Context: an optimization exercise on an open-source flow, tuned for small area, a short achievable clock period and few clock cycles. The choices shown serve that exercise and are no tape-out recipe. Only simulation tests tie the RTL to the original design; equivalence was not proved. Some runs may be left out. An edit can pass the tests and still lose a function that they never use.

Fig. 1: run 1, met1 routing
(1.5 px per um) Supply wires on this layer in gray. Cells faint in the background.
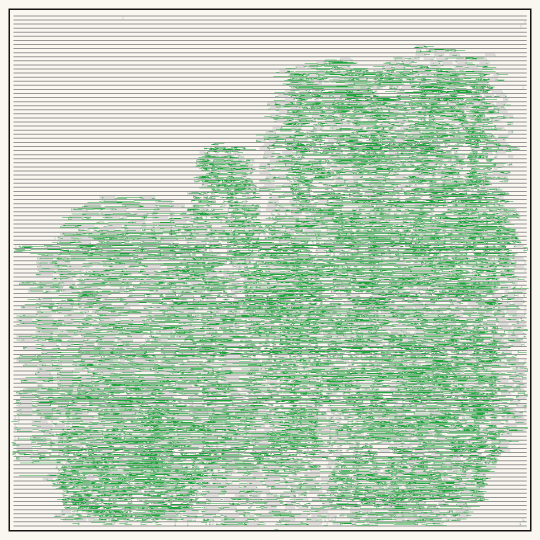
Fig. 2: run 1, met2 routing
(1.5 px per um) Cells faint in the background.
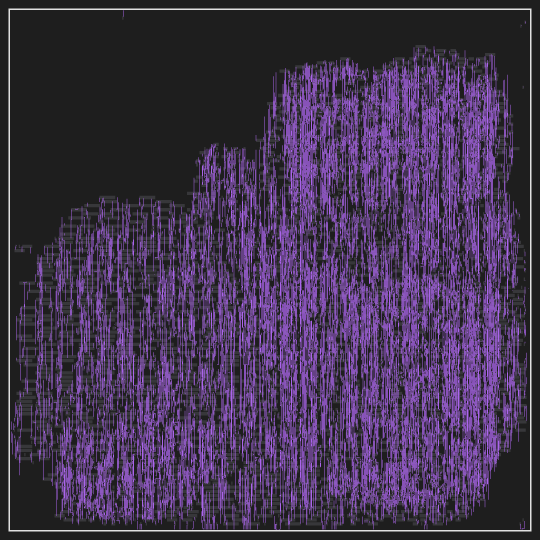
Fig. 3: run 1, the metal 3 layer
(2 px per um)
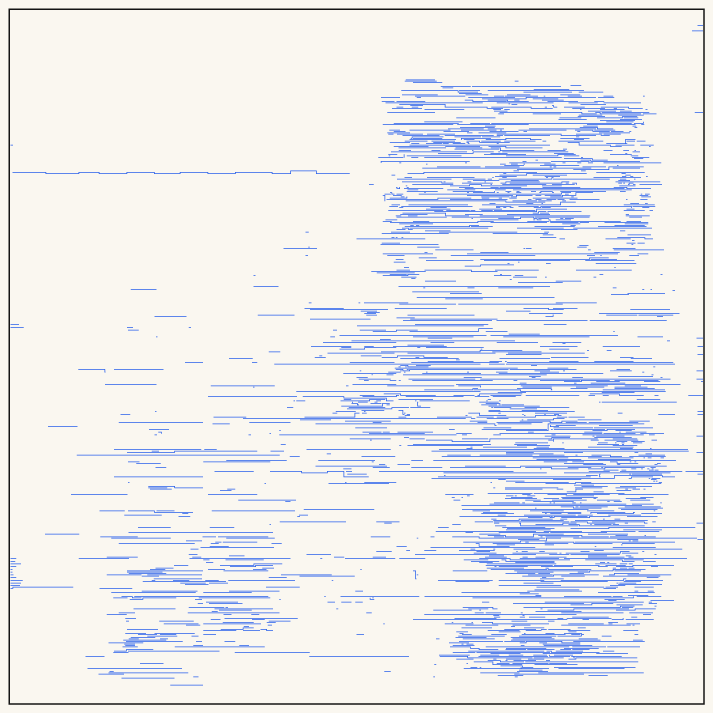
## flow/design.v in outline (module list and top-level ports)
// module SM_TRIPLE: 50 lines
// module SM_DIFF: 67 lines
// module SM_SUMADD: 50 lines
// module SM_EADD: 44 lines
// module SM_NRADD: 49 lines
// module SM_SADD: 44 lines
// module SM_INC24: 49 lines
// module SM_HA: 4 lines
// module SM_M1: 1697 lines
// module SM_M2: 1642 lines
// module SM_FA: 4 lines
// module SM_XNOR2: 3 lines
// module SM_OR2: 3 lines
// module SM_MAJ: 3 lines
// module SM_PP3: 3 lines
// module SM_PP4: 3 lines
// module SM_LUT: 23 lines
// module SM_RLUT: 75 lines
// module SoftMax: 250 lines
module SoftMax (
	input				clk,
	input				rst_n,
	input				axisif_in_start,
	output				axisif_out_done,
	output		[3:0]	out_adrIn,
	input		[31:0]	in_dataIn,
	output		[3:0]	out_adrOut,
	output		[31:0]	out_dataOut,
	output				out_wr
);
  // ...
==> flow/flow/run.sh <==
#!/bin/bash
# Layout: the standard flow (standard.sh), with one change: the port buffers that
# buffer_ports inserts are the smallest plain buffer, sky130_fd_sc_hd__buf_1, instead of its
# default clkdlybuf4s50_1, a delay cell.  Every port still gets its buffer.
set -euo pipefail
export BUFFER_PORTS_ARGS="-buffer_cell sky130_fd_sc_hd__buf_1"
bash standard.sh > standard.log 2>&1
==> flow/standard.sh <==
#!/bin/bash
# synth_recipe.tcl (not shown) runs the flow's synth.tcl, then flattens the netlist and writes it again
# the make line also repeats each setting of config.mk as NAME=value (left out here)
make -C /OpenROAD-flow-scripts/flow DESIGN_CONFIG=/design/flow/config.mk WORK_HOME=/design/flow/orfs CLKGATE_MAP_FILE= SYNTH_SCRIPT=/design/flow/synth_recipe.tcl "${@:-finish}"
==> flow/config.mk <==
export PLATFORM = sky130hd
export DESIGN_NAME = SoftMax
export DESIGN_NICKNAME = SoftMax
export VERILOG_FILES = /design/flow/design.v
export SDC_FILE = /design/flow/constraint.sdc
export NUM_CORES = 8
export LEC_CHECK = 0
export CAP_MARGIN = 20
export CELL_PAD_IN_SITES_DETAIL_PLACEMENT = 1
export CORE_MARGIN = 2
export CORE_UTILIZATION = 40
export CTS_CLUSTER_DIAMETER = 100
export CTS_CLUSTER_SIZE = 20
export SLEW_MARGIN = 20
export SYNTH_HIERARCHICAL = 1
export SYNTH_MINIMUM_KEEP_SIZE = 0
==> flow/constraint.sdc <==
create_clock -name core_clock -period 310.0 [get_ports {clk}]
set_input_delay 62.0000 -clock core_clock [delete_from_list [all_inputs] [get_ports {clk}]]
set_output_delay 62.0000 -clock core_clock [all_outputs]
set_load 0.01 [all_outputs]
==> run notes, run 1 <==
Final min period 63.34 ns; initial antenna violation count 4; Crit Path Category flip-flop to output port; period utilisation layout 0.2043; IO Count 77; vias in the first global route 42501; all-layer global routing usage 0.3040; Max transition margin 0.1408; Maximum Capacitance Violations 0; clk root buf clkbuf_16; met2 Track Usage GR 0.4583; WP data arrival 1.34 ns; DR DRC count 0; H-tree depth 1; setup ws final 246.66 ns; CTS Buf Count 27; XOR/XNOR share of the synthesized area 0.01995; Synth async-reset ratio 0.01101; GPL Wtd Cong 0.9780; Post-Place Setup Slack 246.97 ns; commonest cells after routing, fill and taps aside fa_1 (670), a222oi_1 (516), nand2_1 (410), edfxtp_1 (325), buf_4 (180); layout overhead on the synthesized area 7.280%; worst-case clock skew 0.06127 ns; post-synthesis mux area share 0.05127; final global-route overflow total 0; post-DR vias/cell 7.079; clock slew at the register clock pins of the worst setup and hold paths 0.10 ns; endpoint type of the worst setup path output port; largest area contributor in the netlist fa_1; Fin Setup TNS 0 ns; FF+latch count, synth 454; Critical path buffers and inverters 1; main combinational cell family by area after synthesis adder cells; largest net degree at the start of global routing 103; Filler Cell Count 12666; crit start category flip-flop; grt peak-use layer met2; worst hold path type flip-flop to flip-flop; routed length on met2 80630 um; adder-cell share of the synthesized area 0.3152; ant diodes 0; status complete, no violations; CP peak stage delay 0.53 ns; top-area cell type share of the netlist area 0.2855; Cell Rows 125; Crit-path slowest cell edfxtp_1; Synth Instances 4083
Testbench counts for the RTL of run 1, summed over its fixed seeds: cycles 21,626.
Back to the opening pictures, Fig. 1:
wire length on this layer: 69.5 mm
longest straight run: 89.7 um
nets with wire on the layer: 4566
Vias: 40528
M1 GR Usage: 0.4016
Total Wirelength: 186300 um

Back to the opening pictures, Fig. 2:
longest straight run: 135 um
main direction: vertical

Back to the opening pictures, Fig. 3:
longest straight run: 128 um
share of all routed wire: 13%
wire length on this layer: 25.1 mm
main direction: horizontal
nets with wire on the layer: 619

## run 1: area by class of cell
| class | instances | area, um^2 | area share |
|---|---|---|---|
| Timing Repair Buffer | 245 | 1612 | 0.03198 |
| Tap cell | 1524 | 1907 | 0.03784 |
| Multi-Input combinational cell | 3304 | 33150 | 0.6578 |
| Clock inverter | 4 | 42.54 | 0.0008442 |
| Sequential cell | 454 | 12370 | 0.2455 |
| Inverter | 148 | 556.8 | 0.01105 |
| Clock buffer | 46 | 757.0 | 0.01502 |
## run 1: metrics by stage
step	cell area (um^2)	instances	util	hold WS (ns)
3_5_place_dp	49590	5675	0.4261	0.4086
5_1_grt	50390	5725	0.4331	0.4444
4_1_cts	50380	5725	0.4330	0.4305
6_report	50390	5725	0.4331	0.4317
3_3_place_gp	49570	5675	0.4260	0.4026
2_1_floorplan	47050	4104	-	0.4003
==> run 2: too many edits to list; what changed since run 1 <==
flow/design.v: 4063 -> 4125 lines; modules unchanged: 16
  SM_M1: edited, 1697 -> 1723 lines
  SM_M2: edited, 1642 -> 1670 lines
  SM_DEC: new, 5 lines
  SoftMax: edited, 250 -> 253 lines
==> module SoftMax as of run 2 <==
module SoftMax (
	input				clk,
	input				rst_n,
	input				axisif_in_start,
	output				axisif_out_done,
	output		[3:0]	out_adrIn,
	input		[31:0]	in_dataIn,
	output		[3:0]	out_adrOut,
	output		[31:0]	out_dataOut,
	output				out_wr
);
localparam [2:0] S_IDLE = 3'd0, S_READ = 3'd1, S_SCAN = 3'd2, S_DIV = 3'd3, S_OUT = 3'd4;
reg		[2:0]	st;
reg		[3:0]	adr;		 
reg		[3:0]	sidx;		 
reg				sb_ok;		 
reg				f_ok;		 
reg		[9:0]	todo;		 
reg		[9:0]	zr;			 
reg		[3:0]	imax;		 
reg		[30:0]	xr;			 
reg		[30:0]	m;			 
reg				busy;
reg		[22:0]	D;			 
reg		[26:0]	P;			 
reg		[20:0]	s;			 
reg		[4:0]	k;
reg				kfirst;		 
reg		[3:0]	cur;
reg				wb;			 
reg		[3:0]	wbi;
reg		[20:0]	E [0:8];	 
reg		[23:0]	S;
reg		[1:0]	dcnt;		 
reg		[3:0]	eidx;		 
reg				ef;			 
reg				owr;
reg		[3:0]	oadr;
reg		[20:0]	y;
reg				done_r;
wire				rd_st = (st == S_READ);
wire				sc_st = (st == S_SCAN);
wire				dv_st = (st == S_DIV);
wire				ou_st = (st == S_OUT);
wire		[31:0]	diff;
SM_DIFF Diff (.a({m[30], m}), .bn(~{xr[30], xr}), .s(diff));
wire				xgt = diff[31];						 
wire				dzero = (diff[30:0] == 31'd0);
wire				inact = ~xgt & ((|diff[30:23]) | (&diff[22:21]));	 
wire		[24:0]	D3;
SM_TRIPLE Triple (.d(D), .s(D3));
wire		[18:0]	l;
wire		[20:0]	l3;
SM_LUT Lut (.k(k), .l(l), .l3(l3));
wire				nr2 = dv_st & (dcnt == 2'd1);
wire				chk = dv_st & (dcnt == 2'd2);
wire				ceilm = ~k[0] & (rd_st | sc_st);
wire		[28:0]	Q;
wire		[26:0]	Pm;
SM_M1 M1 (.x(D), .x3(D3), .yv(P), .rnd(ceilm | chk), .y(Q));
SM_M2 M2 (.x(dv_st ? D[22:4] : l), .x3(dv_st ? D3[24:4] : l3),
		  .yv(dv_st ? {6'd0, ~Q[22:0]} : Q), .rnd(ceilm | nr2), .y(Pm));
wire				k1 = (k == 5'd1);
wire		[26:0]	Pn = k1 ? Q[27:1] : Pm;				 
wire		[20:0]	s_base = kfirst ? 21'h100000 : s;
wire		[20:0]	s_new;
SM_SADD SAdd (.a(s_base), .b(P[20:0] ^ {21{k[0]}}), .ci(k[0]), .s(s_new));
wire				k17 = (k == 5'd17);
wire				last = k17 | (Pn == 27'd0);
wire		[20:0]	e_fin;
SM_EADD EAdd (.a(s_new), .b(Pn[14:0] & {15{k17}}), .s(e_fin));	 
wire				act = rd_st | (sc_st & sb_ok);
wire				newmax = rd_st & ((sidx == 4'd0) | xgt);	 
wire				exp_free = ~busy | last;
wire				wbv = wb & ~newmax;					 
wire				nm2 = rd_st & xgt & (sidx != 4'd0);
wire		[23:0]	negd;								 
SM_INC24 Neg (.a(~diff[23:0]), .s(negd));
wire				old_act = nm2 & (&diff[31:23]) & ~negd[23] & ~(negd[22] & negd[21]);
wire				old_z = nm2 & ~old_act;				 
wire				is_z = act & ~newmax & inact;			 
wire				is_one = act & ~newmax & dzero;		 
wire				is_exp = act & ~newmax & ~inact & ~dzero;
wire				do_load = is_exp & exp_free;
wire				do_one = is_one & ~wb;
wire				hold = sc_st & ((is_one & wb) | (is_exp & ~exp_free));	 
wire				defer = rd_st & ((is_one & wb) | (is_exp & ~exp_free));	 
wire				shift = sc_st & ~hold;				 
wire				wen = wbv | do_one;
wire		[20:0]	wdata = wbv ? s : 21'h100000;
wire		[3:0]	wi = wbv ? wbi : sidx;
wire		[3:0]	widx = (wi == 4'd9) ? imax : wi;		 
wire		[23:0]	S_sum;
SM_SUMADD SumAdd (.a(S), .b(wen ? wdata : 21'd0), .s(S_sum));
wire				fetch = (rd_st & (sidx == 4'd9)) | shift;
wire		[9:0]	seen = (10'd1 << sidx) - 10'd1;
reg			[9:0]	todo_nx;
always @(*) begin
	todo_nx = todo;
	if (newmax) todo_nx = todo | (~zr & seen & ~(10'd1 << imax));
	if (defer) todo_nx[sidx] = 1'b1;
	if (fetch & f_ok) todo_nx[adr] = 1'b0;
end
wire		[9:0]	omask = ~zr & ~(10'd1 << imax);		 
wire		[9:0]	pe_in = dv_st ? omask : ou_st ? todo : todo_nx;
reg			[3:0]	nx_adr;
integer				j;
always @(*) begin
	nx_adr = 4'd0;
	for (j = 9; j >= 0; j = j - 1)
		if (pe_in[j]) nx_adr = j[3:0];
end
wire				nx_ok = |pe_in;
wire		[9:0]	pe_rest = pe_in & (pe_in - 10'd1);		 
wire		[22:0]	nr_s;
wire				nr_co;
SM_NRADD NrAdd (.a(D), .b(chk ? 23'h7FFFFF : {Pm[21:0], nr2}), .s(nr_s), .co(nr_co));
wire				div_fin = chk | (nr2 & (nr_s[2:0] >= 3'd3));	 
wire				accept = ~(|Q[28:21]) & (~Q[20] | ~(|Q[19:0]));
wire		[22:0]	r0;
SM_RLUT Rlut (.s(S_sum), .r0(r0));
wire				scan_done = sc_st & ~sb_ok & ~f_ok & ~busy;	 
wire				fast = scan_done & (S_sum == 24'h100000);	 
wire		[20:0]	e_val = E[(nx_adr == 4'd9) ? imax : nx_adr];	 
reg			[26:0]	P_nx;
reg			[22:0]	D_nx;
always @(*) begin
	P_nx = Pn;
	D_nx = D;
	if (do_load) begin
		P_nx = {4'd0, diff[22:0]};
		D_nx = diff[22:0];
	end
	if (old_act) begin
		P_nx = {4'd0, negd[22:0]};
		D_nx = negd[22:0];
	end
	if (scan_done) begin
		P_nx = {3'd0, S_sum};
		D_nx = r0;
	end
	if (dv_st) begin
		P_nx = div_fin ? {6'd0, e_val} : P;
		D_nx = chk ? (accept ? D : nr_s) : nr2 ? {2'd0, nr_co, nr_s[22:3]} : nr_s;
	end
	if (ou_st) P_nx = {6'd0, e_val};
end
wire				rd_end = rd_st & (sidx == 4'd9);
wire				out_end = ou_st & ~ef;			 
always @(posedge clk or negedge rst_n) begin
	if (~rst_n) begin
		st <= S_IDLE;
		busy <= 1'b0;
		wb <= 1'b0;
	end else begin
		if (wen) wb <= 1'b0;
		if (busy & last) begin
			busy <= 1'b0;
			wb <= 1'b1;
		end
		if (do_load) busy <= 1'b1;
		if (newmax) begin
			busy <= old_act;
			wb <= 1'b0;
		end
		case (st)
			S_IDLE:		if (axisif_in_start) st <= S_READ;
			S_READ:		if (rd_end) st <= S_SCAN;
			S_SCAN:		if (scan_done) st <= fast ? S_OUT : S_DIV;
			S_DIV:		if (div_fin) st <= S_OUT;
			S_OUT:		if (out_end) st <= S_IDLE;
			default:	st <= S_IDLE;
		endcase
	end
end
always @(posedge clk) begin
	owr <= 1'b0;
	case (st)
		S_IDLE: begin
			adr <= (axisif_in_start & rst_n) ? 4'd1 : 4'd0;
			done_r <= ~(axisif_in_start & rst_n);
		end
		S_READ: begin
			adr <= (sidx == 4'd8 || rd_end) ? nx_adr : sidx + 4'd2;
			owr <= is_z | old_z;
		end
		S_SCAN: begin
			if (shift) adr <= nx_adr;
			owr <= is_z | fast;
		end
		S_DIV:	owr <= div_fin;
		S_OUT:	begin
			owr <= ef;
			if (out_end) begin
				done_r <= 1'b1;
				adr <= 4'd0;
			end
		end
		default: ;
	endcase
	oadr <= (old_z | fast) ? imax : (rd_st | sc_st) ? sidx : dv_st ? imax : eidx;
	y <= fast ? 21'h100000 : div_fin ? D_nx[20:0] : ou_st ? Q[20:0] : 21'd0;
end
always @(posedge clk) begin
	todo <= (dv_st | ou_st) ? pe_rest : todo_nx;
	if (is_z) zr[sidx] <= 1'b1;
	if (old_z) zr[imax] <= 1'b1;
	if (newmax) imax <= sidx;
	if (st == S_IDLE) begin
		sidx <= 4'd0;
		todo <= 10'd0;
		zr <= 10'd0;
	end
	if (rd_st) sidx <= sidx + 4'd1;
	if (rd_st & (sidx == 4'd8)) f_ok <= nx_ok;
	if (fetch) begin
		sidx <= adr;
		sb_ok <= f_ok;
		f_ok <= nx_ok;
	end
	if (busy) begin
		k <= k + 5'd1;
		kfirst <= 1'b0;
		if (last) wbi <= cur;
	end
	if (do_load | old_act) begin
		k <= 5'd1;
		kfirst <= 1'b1;
		cur <= old_act ? imax : sidx;
	end
	if (scan_done) dcnt <= 2'd0;
	if (dv_st) dcnt <= dcnt + 2'd1;
	if (fast) ef <= 1'b0;					 
	if ((dv_st & div_fin) | ou_st) begin
		eidx <= nx_adr;
		ef <= nx_ok;
	end
end
always @(posedge clk) begin
	if (~sc_st | shift) xr <= in_dataIn[30:0];			 
	if (newmax) m <= xr;
	if (wen) E[widx] <= wdata;
	S <= (st == S_IDLE) ? 24'd0 : newmax ? 24'h100000 : S_sum;
	P <= P_nx;
	s <= last ? e_fin : s_new;
	D <= D_nx;
end
assign axisif_out_done = done_r;
assign out_adrIn = adr;
assign out_adrOut = oadr;
assign out_dataOut = {11'd0, y};
assign out_wr = owr;
endmodule
==> module SM_DEC as of run 2 <==
module SM_DEC (input b1, input b0, output s1, output s2, output s3);
	assign s1 = ~b1 & b0;
	assign s2 = b1 & ~b0;
	assign s3 = b1 & b0;
endmodule
Fig. 4: run 2, routing congestion map
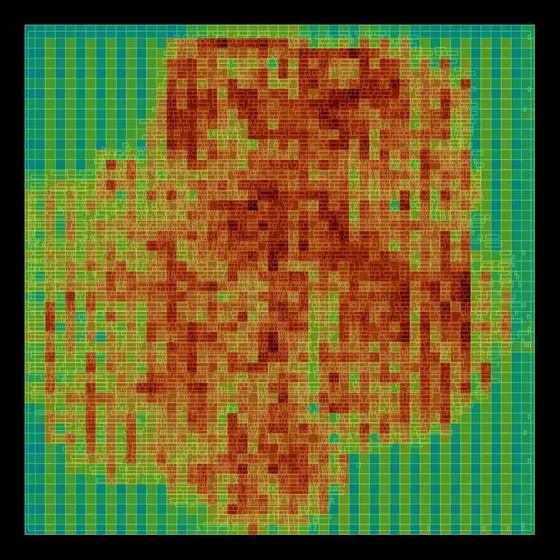
M1 GR Usage: 0.3932
met2 Track Usage GR: 0.4403
GRT met3 Usage: 0.09252
Final Core Density: 0.4326

==> run 2 against run 1 <==
Compared with the run above:
- non-clock buffer count shrank 54
- cell count grew 0.26%
- still clean on timing, DRC and antenna
- worst hold slack lost 0.0069 ns
- critical endpoint is now out_adrIn[1]
- clock skew shrank 0.025 ns
- global-route usage shrank 0.96 points
- critical path depth is the same
- final area shrank 0.10%
- setup slack gained 0.013 ns
- first-iteration DRC count shrank 4.5%
- area after synthesis grew 0.18%
==> run notes, run 2 <==
CP peak stage delay 0.52 ns; CTS Buf Count 34; all-layer global routing usage 0.2945; routed length on met2 78410 um; largest area contributor in the netlist fa_1; clk root buf clkbuf_16; Total Wirelength 180900 um; design area 50340 um^2; H-tree depth 2; placed cell count 5675; GPL Wtd Cong 0.9669; number of flip-flops in the largest register 189; Synth Flop Type edfxtp_1; WP data arrival 1.33 ns; worst endpoint required time 248.00 ns; commonest cells after routing, fill and taps aside fa_1 (670), a222oi_1 (521), nand2_1 (323), edfxtp_1 (304), a21oi_1 (153); Crit Path Category flip-flop to output port; fin nets 4970; DR DRC count 0; final global-route overflow total 0; layout overhead on the synthesized area 6.977%; Fin Setup TNS 0 ns; Synth async-reset ratio 0.01155; Highest Signal Layer met5; top-area cell type share of the netlist area 0.2850; initial antenna violation count 8; Cell Rows 125; Vias 40711; Crit-path slowest cell edfxtp_1; Synth Instances 4151; clock slew at the register clock pins of the worst setup and hold paths 0.09 ns; Final min period 63.33 ns; FF+latch count, synth 433; setup ws final 246.67 ns; Netlist Area Pre-Place 47060 um^2; period utilisation layout 0.2043; hold_ws 0.4248 ns; DP Area 49190 um^2; Max transition margin 0.1784; vias in the first global route 42146; status complete, no violations; Critical path buffers and inverters 1; M1 wire length 70260 um; Post-Place Setup Slack 246.53 ns; Die Y-Extent 347.0 um; final cell count without fillers 5740; post-DR vias/cell 7.093; r2r worst-path depth 95; IO Count 77; worst-case clock skew 0.03600 ns; largest net degree at the start of global routing 86; worst hold path type flip-flop to flip-flop
Testbench counts for the RTL of run 2, summed over its fixed seeds: cycles 21,458.
Fig. 5: run 2, met2 routing
(1.5 px per um) Cells faint in the background.
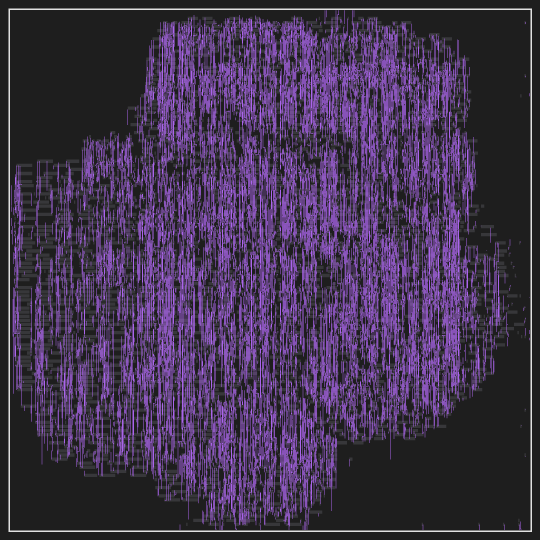
main direction: vertical
longest straight run: 101 um
share of all routed wire: 43%
wire length on this layer: 78.4 mm
nets with wire on the layer: 4503

[run 2: cell count changes after synthesis, moves of 38 or more]
cell      before  now
nor2_1       107  155
and2_2         0   54
nand2_1      411  325
and2b_2        0   54
a22oi_1       15   63
a211oi_1      16   54
mux2i_1      144   20
[run 2: layout make-up]
class,count,area (um^2)
Antenna cell,3,7.507
Clock buffer,49,927.1
Clock inverter,12,185.2
Fill cell,12635,66020
Inverter,154,580.6
Multi-Input combinational cell,3374,33770
Sequential cell,433,11740
Tap cell,1524,1907
Timing Repair Buffer,191,1221
[run 2: cell families after synthesis]
family	share of synthesized area
flip-flops	0.2494
XOR/XNOR	0.02047
AND/OR/NAND/NOR	0.1247
AO/OA/AOI/OAI	0.2219
adder cells (fa/ha/maj)	0.3146
other	0.0002393
buffers and inverters	0.03733
multiplexers	0.03135
## Run 3: what changed since run 2
--- a/flow/config.mk
+++ b/flow/config.mk
@@ -9,8 +9,8 @@
 export CELL_PAD_IN_SITES_DETAIL_PLACEMENT = 1
 export CORE_MARGIN = 2
 export CORE_UTILIZATION = 40
-export CTS_CLUSTER_DIAMETER = 100
-export CTS_CLUSTER_SIZE = 20
+export CTS_CLUSTER_DIAMETER = 150
+export CTS_CLUSTER_SIZE = 25
 export SLEW_MARGIN = 20
 export SYNTH_HIERARCHICAL = 1
 export SYNTH_MINIMUM_KEEP_SIZE = 0
Fig. 6: run 3, routing congestion map
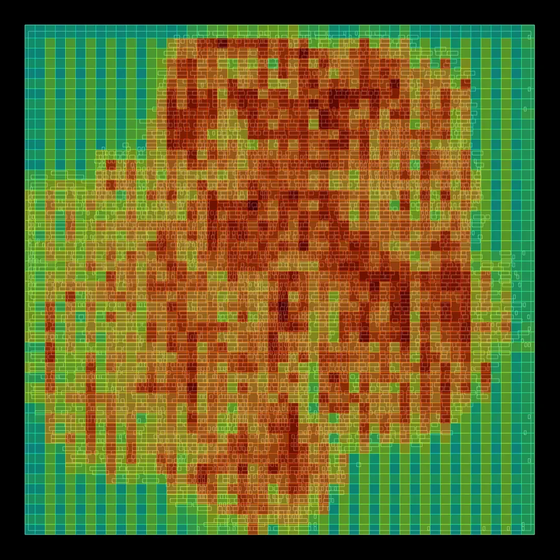
grt peak-use layer: met2
WL/cell: 31.47 um
all-layer global routing usage: 0.2927
GRT met3 Usage: 0.08309
Final Core Density: 0.4298

==> run 3 against run 2 <==
Compared with the run above:
- worst hold slack better by 0.0061 ns
- synthesized cell count unchanged
- sequential cell count unchanged
- setup slack worse by 0.050 ns
- routed wire length shrank 0.46%
- critical path depth is the same
- critical endpoint unchanged
==> run notes, run 3 <==
Largest area class, layout multi-input gates; largest net degree at the start of global routing 86; Synth async-reset ratio 0.01155; DP Area 49190 um^2; largest area contributor in the netlist fa_1; crit start category flip-flop; Signal buffers 191; FF+latch count, synth 433; nonclk inv count 154; Max transition margin 0.1717; post-DR vias/cell 7.092; setup ws final 246.62 ns; Clock buf/inv share 0.01556; worst endpoint required time 248.00 ns; number of flip-flops in the largest register 189; Peak Freq 0.01578 GHz; status complete, no violations; Post-Place Setup Slack 246.53 ns; commonest cells after routing, fill and taps aside fa_1 (670), a222oi_1 (521), nand2_1 (323), edfxtp_1 (304), a21oi_1 (153); worst hold path cell count 0; design area 50010 um^2; fin nets 4960; Maximum Capacitance Violations 0; final cell count without fillers 5723; hold_ws 0.4309 ns; ant diodes 3; Final min period 63.38 ns; r2r worst-path depth 96; Netlist Area Pre-Place 47060 um^2; Critical path buffers and inverters 1; Cell Rows 125; CP peak stage delay 0.54 ns; n_taps 1524; Crit-path slowest cell edfxtp_1; IO Count 77; WP data arrival 1.38 ns; endpoint type of the worst setup path output port; multi-input combinational cell area 33770 um^2; Crit Path Category flip-flop to output port; worst hold path type flip-flop to flip-flop; layout overhead on the synthesized area 6.267%; Fin Setup TNS 0 ns; DR DRC count 0; Die Y-Extent 347.0 um; clock slew at the register clock pins of the worst setup and hold paths 0.11 ns; Seq/total area 0.2347; Synth Flop Type edfxtp_1; CTS Buf Count 24; initial antenna violation count 3; top-area cell type share of the netlist area 0.2850; clk root buf clkbuf_16; vias in the first global route 42082; Register Area 11740 um^2; Total Wirelength 180100 um; H-tree depth 1; Vias 40587; buffering overhead 0.02442; multi-input gate count 3374; num sequential 433
Fig. 7: run 3, the metal 3 layer
(2 px per um)
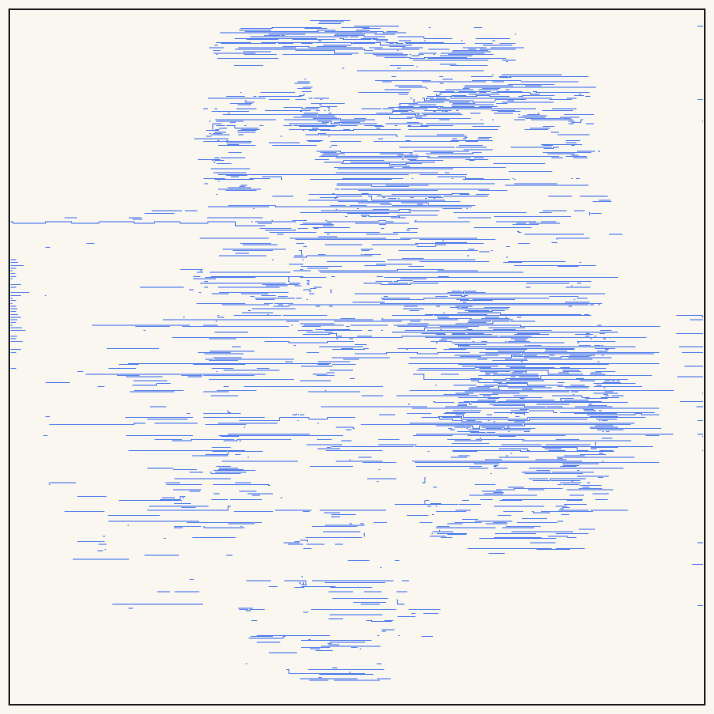
main direction: horizontal
longest straight run: 150 um
wire length on this layer: 22.2 mm

run 3: cell counts after synthesis:
Identical to the previous run, type by type.
run 3: through the flow:
| step | util |
|---|---|
| detailed placement | 0.4228 |
| global route | 0.4297 |
| global placement | 0.4226 |
| finish | 0.4298 |
| floorplan | - |
| CTS | 0.4295 |
run 3: metal layers:
layer,track usage,vias up,routed length [um]
met5,0.003201,-,58
li1,-,16407,-
met1,0.3958,20901,71030
met4,0.1235,4,8736
met2,0.4387,2817,78050
met3,0.08309,458,22220
run 3: cell families (layout without fill, tap and decap cells):
logic type | count (synthesis) | after routing | synth area share
adder cells (fa/ha/maj) | 785 | 785 | 0.3146
multiplexers | 133 | 133 | 0.03135
flip-flops | 433 | 433 | 0.2494
other | 3 | 27 | 0.0002393
buffers and inverters | 365 | 389 | 0.03733
AO/OA/AOI/OAI | 1236 | 1236 | 0.2219
AND/OR/NAND/NOR | 1086 | 1086 | 0.1247
XOR/XNOR | 110 | 110 | 0.02047
## Run 4: what changed since run 3
--- a/flow/design.v
+++ b/flow/design.v
@@ -3930,7 +3930,7 @@
 wire		[28:0]	Q;
 wire		[26:0]	Pm;
 SM_M1 M1 (.x(D), .x3(D3), .yv(P), .rnd(ceilm | chk), .y(Q));
-SM_M2 M2 (.x(dv_st ? D[22:4] : l), .x3(dv_st ? D3[24:4] : l3),
+SM_M2 M2 (.x(l | ({19{dv_st}} & D[22:4])), .x3(l3 | ({21{dv_st}} & D3[24:4])),
 		  .yv(dv_st ? {6'd0, ~Q[22:0]} : Q), .rnd(ceilm | nr2), .y(Pm));
 wire				k1 = (k == 5'd1);
 wire		[26:0]	Pn = k1 ? Q[27:1] : Pm;				 
@@ -4100,7 +4100,10 @@
 		kfirst <= 1'b1;
 		cur <= old_act ? imax : sidx;
 	end
-	if (scan_done) dcnt <= 2'd0;
+	if (scan_done) begin
+		dcnt <= 2'd0;
+		k <= 5'd0;							 
+	end
 	if (dv_st) dcnt <= dcnt + 2'd1;
 	if (fast) ef <= 1'b0;					 
 	if ((dv_st & div_fin) | ou_st) begin
Fig. 8: run 4, the metal 3 layer
(2 px per um)
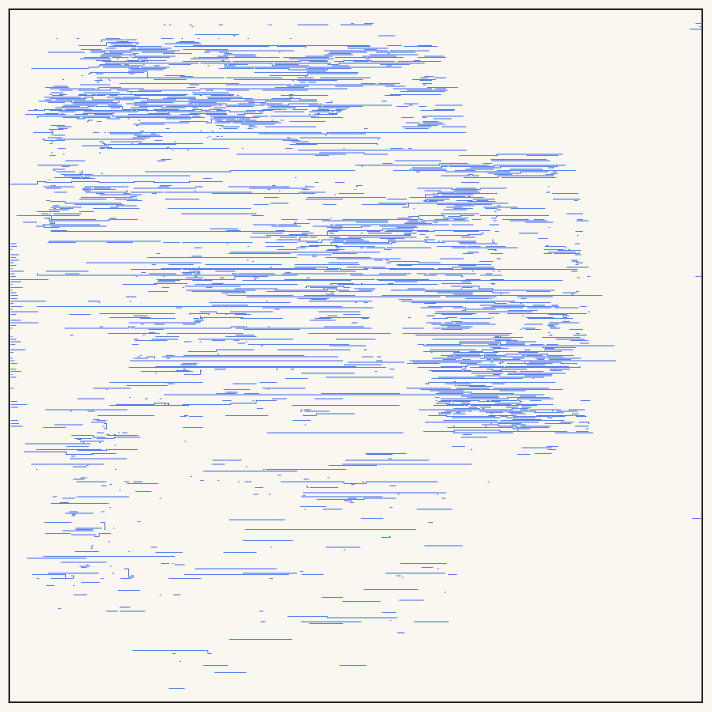
wire length on this layer: 22.1 mm
share of all routed wire: 12%
longest straight run: 190 um
main direction: horizontal
nets with wire on the layer: 704
GRT met3 Usage: 0.08660
Total Wirelength: 178800 um
Vias: 40446

==> run 4 against run 3 <==
Compared with the run above:
- synthesized cell count decreased by 1.6%
- final area fell by 0.73%
- worst hold slack better by 0.0024 ns
- sequential cell count unchanged
- critical path type unchanged
- utilization down 0.20 points
- clock-buffer cell count unchanged
- sequential share of layout area is 0.17 points higher
- via count fell by 0.35%
- critical path depth unchanged
- cell count shrank 1.2%
- non-clock buffer count increased by 10
- highest routed layer unchanged
==> run notes, run 4 <==
status complete, no violations; worst hold path cell count 0; number of flip-flops in the largest register 189; CTS tree built; H-tree depth 1; Filler Cell Count 12574; CTS Buf Count 22; Critical path buffers and inverters 1; commonest cells after routing, fill and taps aside fa_1 (670), a222oi_1 (524), edfxtp_1 (304), nand2_1 (227), nor2_1 (163); hold_ws 0.4333 ns; Synth top cells by count fa_1 (670), a222oi_1 (524), edfxtp_1 (304); worst-case clock skew 0.04139 ns; dpl hpwl 128800 um; period utilisation layout 0.2043; antenna-violating nets left 0; most numerous cell in the Yosys netlist fa_1; hold_buf cts 0; design area 49640 um^2; critical path, cell by cell buf_1; CP peak stage delay 0.53 ns; DR DRC count 0; Cell Rows 125; Yosys warnings 9; Synth Flop Type edfxtp_1; Worst-Skew Late Latency 0.61 ns; Post-synth EDFFs 304; Max transition margin 0.1603; Final min period 63.32 ns; layout overhead on the synthesized area 6.245%; Post-Place Setup Slack 246.94 ns; Simple-Gate Fraction of Synth Area 0.1208; worst endpoint required time 248.00 ns; XOR/XNOR share of the synthesized area 0.02024; Die Y-Extent 345.8 um; Peak Freq 0.01579 GHz; CTS sink count 433; Buffers on Ports 64; critical path's top delay family flip-flops; vias in the first global route 42422; setup ws final 246.68 ns; FF+latch count, synth 433; first-pass GRT wire length 269600 um; largest net degree at the start of global routing 85; endpoint type of the worst setup path output port; Crit-path slowest cell edfxtp_1; distinct cell type count of the synthesized netlist 118; initial antenna violation count 4; Netlist Area Pre-Place 46720 um^2; worst reg-to-reg setup slack 270.26 ns; Synth async-reset ratio 0.01155; final hold vios 0; GPL Wtd Cong 0.9606; Max Fanout on Critical Path 7; Synth Instances 4085; DP Area 48890 um^2; main combinational cell family by area after synthesis adder cells; final global-route overflow total 0; initial core utilization 0.4026; clk root buf clkbuf_16; commonest non-fill, non-tap cell in the layout fa_1; complex-gate fraction of the synthesized area 0.2292; top-area cell type share of the netlist area 0.2871; WP data arrival 1.32 ns; Crit Path Category flip-flop to output port; Core Box Area 116000 um^2; largest area contributor in the netlist fa_1; IO Count 77; max-slew violations 0; Fin Setup TNS 0 ns; First-pass DRT Iterations 17; ant diodes 0; Post-CTS Setup Inserts 0; register area share after synthesis 0.2512; Max Root-Sink Buffers 3; Syn Area/Cell 11.44 um^2; endpoints failing setup 0; adder-cell share of the synthesized area 0.3168; Final Core Density 0.4278; post-DR vias/cell 7.152; post_cts resized 0; final cell count without fillers 5655; clock slew at the register clock pins of the worst setup and hold paths 0.11 ns; worst hold path type flip-flop to flip-flop; post-synthesis mux area share 0.02348; Die Width 345.8 um; top cells by area, synth fa_1 (29%), edfxtp_1 (20%), a222oi_1 (11%), dfxtp_1 (5.3%), ha_1 (2.1%); placed cell count 5612; r2r worst-path depth 98; critical path depth 1; die area 119600 um^2; Maximum Capacitance Violations 0; crit start category flip-flop; fin nets 4897
Testbench counts for the RTL of run 4, summed over its fixed seeds: cycles 21,458.
Fig. 9: run 4, routing congestion map
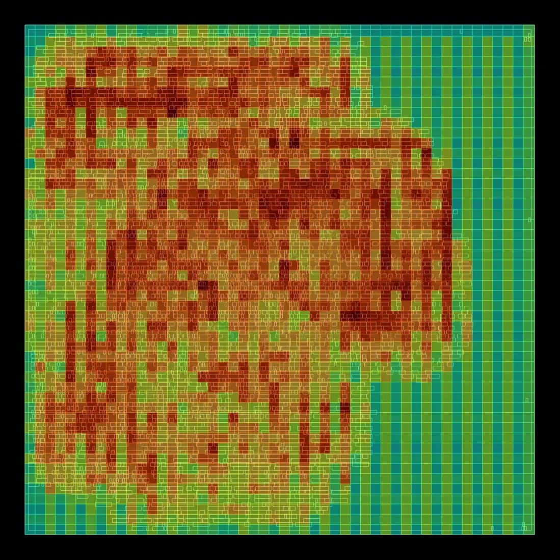
WL/cell: 31.62 um
all-layer global routing usage: 0.2912

run 4: cell types whose count changed in the layout (fill, tap and decap cells not counted), sizes merged, moves of 21 or more:
cell,before,now
o21ai,123,78
mux2,112,26
and3,45,77
mux2i,21,80
a21o,12,49
o221ai,23,2
o2111ai,3,26
nand2,327,230
and2,103,68
xor2,50,28
nand3,28,77
run 4: cells by family (layout without fill, tap and decap cells):
group                    count (synthesis)  in the layout
AO/OA/AOI/OAI                         1240           1240
XOR/XNOR                               108            108
adder cells (fa/ha/maj)                785            785
buffers and inverters                  375            400
flip-flops                             433            433
multiplexers                           106            106
other                                    3             24
AND/OR/NAND/NOR                       1035           1035
run 4: final cells by class:
| type | instances | area (um^2) | area share |
|---|---|---|---|
| inverter | 159 | 600.6 | 0.01210 |
| timing repair buffer | 201 | 1287 | 0.02593 |
| clock buffer | 35 | 599.3 | 0.01207 |
| clock inverter | 5 | 103.9 | 0.002092 |
| sequential | 433 | 11740 | 0.2365 |
| tap | 1524 | 1907 | 0.03841 |
| multi-input combinational | 3298 | 33410 | 0.6729 |
run 4: per-layer routing:
metal	part of all wire	global-route usage
met2	0.44	0.4436
met1	0.38	0.3792
met5	0.00038	0.001200
met3	0.12	0.08660
met4	0.056	0.1390
## Run 5: what changed since run 4
==> flow/flow/run.sh (replaced) <==
#!/bin/bash
# Layout: the standard flow (standard.sh) with two changes:
#  - the port buffers that buffer_ports inserts are the smallest plain buffer,
#    sky130_fd_sc_hd__buf_1, instead of its default clkdlybuf4s50_1 (a delay cell);
#    every port still gets its buffer;
#  - clock tree synthesis without dummy loads (the clock tree is built with the same
#    clustering settings as in config.mk, CTS_CLUSTER_SIZE / CTS_CLUSTER_DIAMETER).
set -euo pipefail
export BUFFER_PORTS_ARGS="-buffer_cell sky130_fd_sc_hd__buf_1"
export CTS_ARGS="-sink_clustering_enable -repair_clock_nets -sink_clustering_size 25 -sink_clustering_max_diameter 150 -dont_use_dummy_load"
bash standard.sh > standard.log 2>&1
Fig. 10: run 5, met1 routing
(1.5 px per um) Supply wires on this layer in gray. Cells faint in the background.
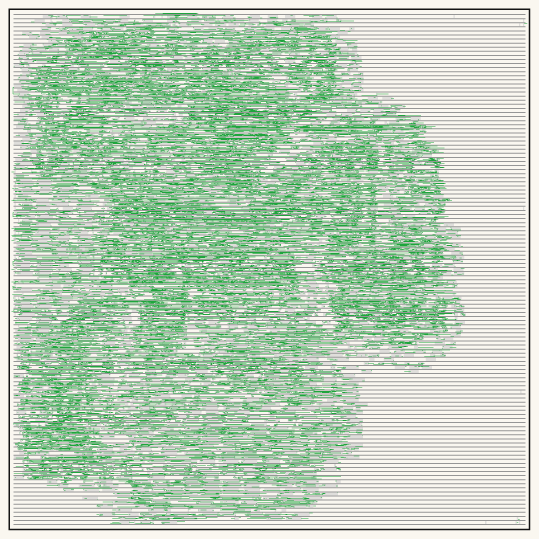
main direction: horizontal
nets with wire on the layer: 4490

==> run 5 against run 4 <==
Compared with the run above:
- setup slack improved by 0.011 ns
- die area unchanged
- register-to-register slack improved by 0.06 ns
- sequential cell count unchanged
- area after synthesis unchanged
- synthesized cell count unchanged
- critical endpoint unchanged
==> run notes, run 5 <==
largest area contributor in the netlist fa_1; antenna-violating nets left 0; initial core utilization 0.4026; r2r worst-path depth 98; fraction of area in multi-input gates 0.6752; top-area cell type share of the netlist area 0.2871; Netlist Area Pre-Place 46720 um^2; Fin Setup TNS 0 ns; nonclk inv count 159; Post-synth EDFFs 304; design area 49480 um^2; IO Count 77; Synth async-reset ratio 0.01155; First-pass DRT Iterations 17; Crit-path slowest cell edfxtp_1; worst hold path type flip-flop to flip-flop; Core Box Area 116000 um^2; Register Area 11740 um^2; Maximum Capacitance Violations 0; CP peak stage delay 0.53 ns; post-DR vias/cell 7.188; final cell count without fillers 5636; commonest cells after routing, fill and taps aside fa_1 (670), a222oi_1 (524), edfxtp_1 (304), nand2_1 (227), nor2_1 (163); Synth top cells by count fa_1 (670), a222oi_1 (524), edfxtp_1 (304); Filler Cell Count 12576; Max transition margin 0.1713; CTS Buf Count 22; Critical path buffers and inverters 1; final hold vios 0; hold_buf cts 0; critical path depth 1; multi-input combinational cell area 33410 um^2; number of flip-flops in the largest register 189; Signal buffers 200; worst hold path cell count 0; Crit Path Category flip-flop to output port; Buffers on Ports 64; period utilisation layout 0.2042; max-slew violations 0; status complete, no violations; WP data arrival 1.31 ns; crit start category flip-flop; Seq/total area 0.2372; critical path, cell by cell buf_1; Post-CTS Setup Inserts 0; n_taps 1524; critical path's top delay family flip-flops; Synth Instances 4085; placed cell count 5612; num sequential 433; clk root buf clkbuf_16; Synth Flop Type edfxtp_1; Total Wirelength 178600 um; GPL Wtd Cong 0.9606; setup ws final 246.69 ns; commonest non-fill, non-tap cell in the layout fa_1; H-tree depth 1
Fig. 11: run 5, routing congestion map
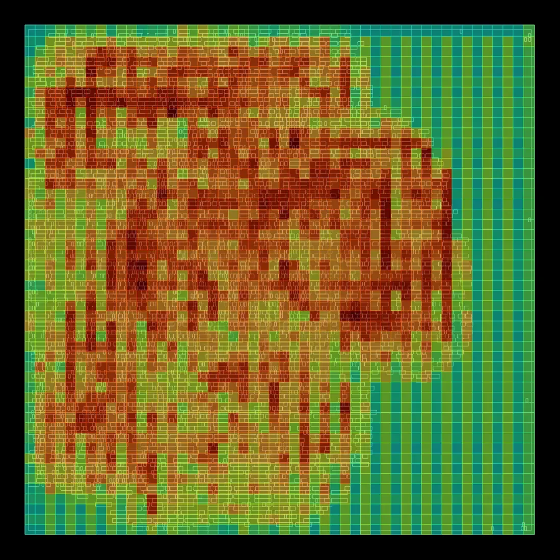
met2 Track Usage GR: 0.4409
WL/cell: 31.68 um
Final Core Density: 0.4264
all-layer global routing usage: 0.2911
M1 GR Usage: 0.3812

run 5: changes by cell type in the layout (fill, tap and decap cells not counted), sizes merged:
cell      before  now
clkinv         3    2
clkbuf        35   22
bufinv         1    0
clkinvlp       1    0
buf          201  200
inv          159  157
run 5: metal layers:
metal	vias up	track usage	routed length, um
met5	-	0.001200	21
met4	4	0.1407	10070
met3	594	0.08579	22030
met2	2979	0.4409	78270
met1	20686	0.3812	68170
li1	16250	-	-
run 5: cell families after synthesis:
logic type / Yosys count / share of synthesized area
xor gates and xnor gates: 108 / 0.02024
muxes: 106 / 0.02348
and+or+nand+nor: 1035 / 0.1208
AOI/OAI and AO/OA: 1240 / 0.2292
other: 3 / 0.0002410
DFF: 433 / 0.2512
buffers and inverters: 375 / 0.03797
adders and majority gates: 785 / 0.3168
## Run 6: what changed since run 5
--- a/flow/design.v
+++ b/flow/design.v
@@ -3930,7 +3930,7 @@
 wire		[28:0]	Q;
 wire		[26:0]	Pm;
 SM_M1 M1 (.x(D), .x3(D3), .yv(P), .rnd(ceilm | chk), .y(Q));
-SM_M2 M2 (.x(l | ({19{dv_st}} & D[22:4])), .x3(l3 | ({21{dv_st}} & D3[24:4])),
+SM_M2 M2 (.x(dv_st ? D[22:4] : l), .x3(dv_st ? D3[24:4] : l3),
 		  .yv(dv_st ? {6'd0, ~Q[22:0]} : Q), .rnd(ceilm | nr2), .y(Pm));
 wire				k1 = (k == 5'd1);
 wire		[26:0]	Pn = k1 ? Q[27:1] : Pm;				 
@@ -4100,10 +4100,7 @@
 		kfirst <= 1'b1;
 		cur <= old_act ? imax : sidx;
 	end
-	if (scan_done) begin
-		dcnt <= 2'd0;
-		k <= 5'd0;							 
-	end
+	if (scan_done) dcnt <= 2'd0;
 	if (dv_st) dcnt <= dcnt + 2'd1;
 	if (fast) ef <= 1'b0;					 
 	if ((dv_st & div_fin) | ou_st) begin
Fig. 12: run 6, clock routing
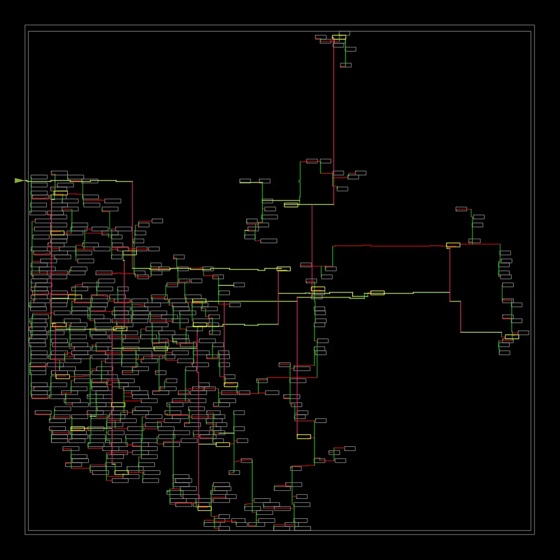
worst-case clock skew: 0.06491 ns
clock buffers: 24
CTS Buf Count: 24

==> run 6 against run 5 <==
Compared with the run above:
- still clean on timing, DRC and antenna
- area after synthesis rose by 0.71%
- clock-buffer cell count rose by 2
- die area rose by 0.70%
- cell count rose by 1.2%
- largest cell class unchanged
==> run notes, run 6 <==
Post-CTS Setup Inserts 0; Fin Setup TNS 0 ns; Filler Cell Count 12654; worst hold path cell count 0; Yosys warnings 9; CTS sink count 433; Worst-Skew Late Latency 0.64 ns; hold_buf cts 0; multi-input combinational cell area 33770 um^2; post_cts resized 0; most numerous cell in the Yosys netlist fa_1; Netlist Area Pre-Place 47060 um^2; initial core utilization 0.4044; layout overhead on the synthesized area 5.884%; endpoints failing setup 0; setup ws final 246.63 ns; clk root buf clkbuf_16; first-pass GRT wire length 271000 um; all-layer global routing usage 0.2923; Die Width 347.0 um; post-synthesis mux area share 0.03135; commonest cells after routing, fill and taps aside fa_1 (670), a222oi_1 (521), nand2_1 (323), edfxtp_1 (304), a21oi_1 (153); crit start category flip-flop; Post-Place Setup Slack 246.53 ns; Final min period 63.37 ns; First-pass DRT Iterations 22; r2r worst-path depth 96; worst endpoint required time 248.00 ns; final cell count without fillers 5702; top cells by area, synth fa_1 (29%), edfxtp_1 (19%), a222oi_1 (11%), dfxtp_1 (5.3%), nand2_1 (2.6%); largest area contributor in the netlist fa_1; Synth Flop Type edfxtp_1; register area share after synthesis 0.2494; critical path, cell by cell buf_1; DR DRC count 0; Post-synth EDFFs 304; Synth top cells by count fa_1 (670), a222oi_1 (521), nand2_1 (325); Total Wirelength 179700 um; status complete, no violations; Crit-path slowest cell edfxtp_1; IO Count 77; Simple-Gate Fraction of Synth Area 0.1247; post-DR vias/cell 7.100; final hold vios 0; main combinational cell family by area after synthesis adder cells; Register Area 11740 um^2; clock slew at the register clock pins of the worst setup and hold paths 0.11 ns; distinct cell type count of the synthesized netlist 120; Crit Path Category flip-flop to output port; CTS tree built; Max Root-Sink Buffers 3; Max transition margin 0.1895; Peak Freq 0.01578 GHz
Testbench counts for the RTL of run 6, summed over its fixed seeds: cycles 21,458.
Fig. 13: run 6, signal wires on met4
(1 px per um) Supply wires on this layer in gray.
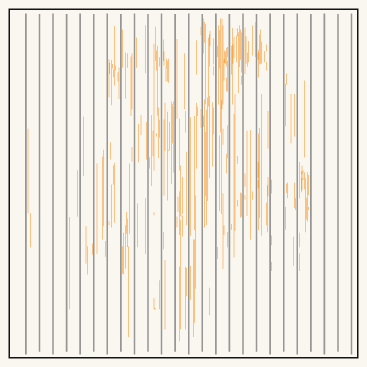
longest straight run: 144 um
share of all routed wire: 4.7%
main direction: vertical

[run 6: cell count changes after synthesis, moves of 26 or more]
cell     previous run  this run
a21o_1             49        12
mux2_2             25        85
and2_1             14        49
nand2_1           229       325
mux2_1              1        27
mux2i_1            79        20
and3_1             77        44
nand3_1            77        28
[run 6: cell type report]
type / count / share of cell area
Antenna cell: 2 / 0.0001004
Clock buffer: 24 / 0.01205
Inverter: 154 / 0.01165
Multi-Input combinational cell: 3374 / 0.6778
Sequential cell: 433 / 0.2356
Tap cell: 1524 / 0.03827
Timing Repair Buffer: 191 / 0.02451
[run 6: per-layer routing]
metal,vias up,track usage,share of wire
met4,0,0.1195,0.047
li1,16379,-,-
met2,2805,0.4394,0.43
met3,469,0.08711,0.12
met5,-,0.0004002,0
met1,20830,0.3933,0.39

separate check: timing with driven ports:
The flow's constraints put no driver on any port. The routed layouts listed below were extracted and timed again, unchanged, in two steps. Step 1: set_driving_cell puts a clkbuf_16 on clk and a buf_2 on each other input, an assumption about the parent block. Step 2, shift: input delay + t, output delay - t, t = (earliest + latest rising clock arrival at the registers) / 2. This alone moves slack from input paths to output paths. a / b / c = ideal ports / drivers / drivers and shift; a / b = the first two.
run | t, ns | slack for setup (ns) | slew at the worst register clock pin (ns)
run 1 | 0.678 | 246.659 / 246.584 / 246.887 | 0.10 / 0.10
run 2 | 0.668 | 246.672 / 246.607 / 246.540 | 0.09 / 0.09
run 3 | 0.703 | 246.622 / 246.558 / 246.565 | 0.11 / 0.11
run 4 | 0.655 | 246.680 / 246.616 / 246.886 | 0.12 / 0.12
run 5 | 0.621 | 246.691 / 246.625 / 246.877 | 0.11 / 0.11
run 6 | 0.670 | 246.630 / 246.563 / 246.557 | 0.11 / 0.11
After both steps every run listed still meets setup and hold. The setup slack of run 2, which loses most, moves by -0.065 ns with the drivers and by -0.132 ns with both steps.
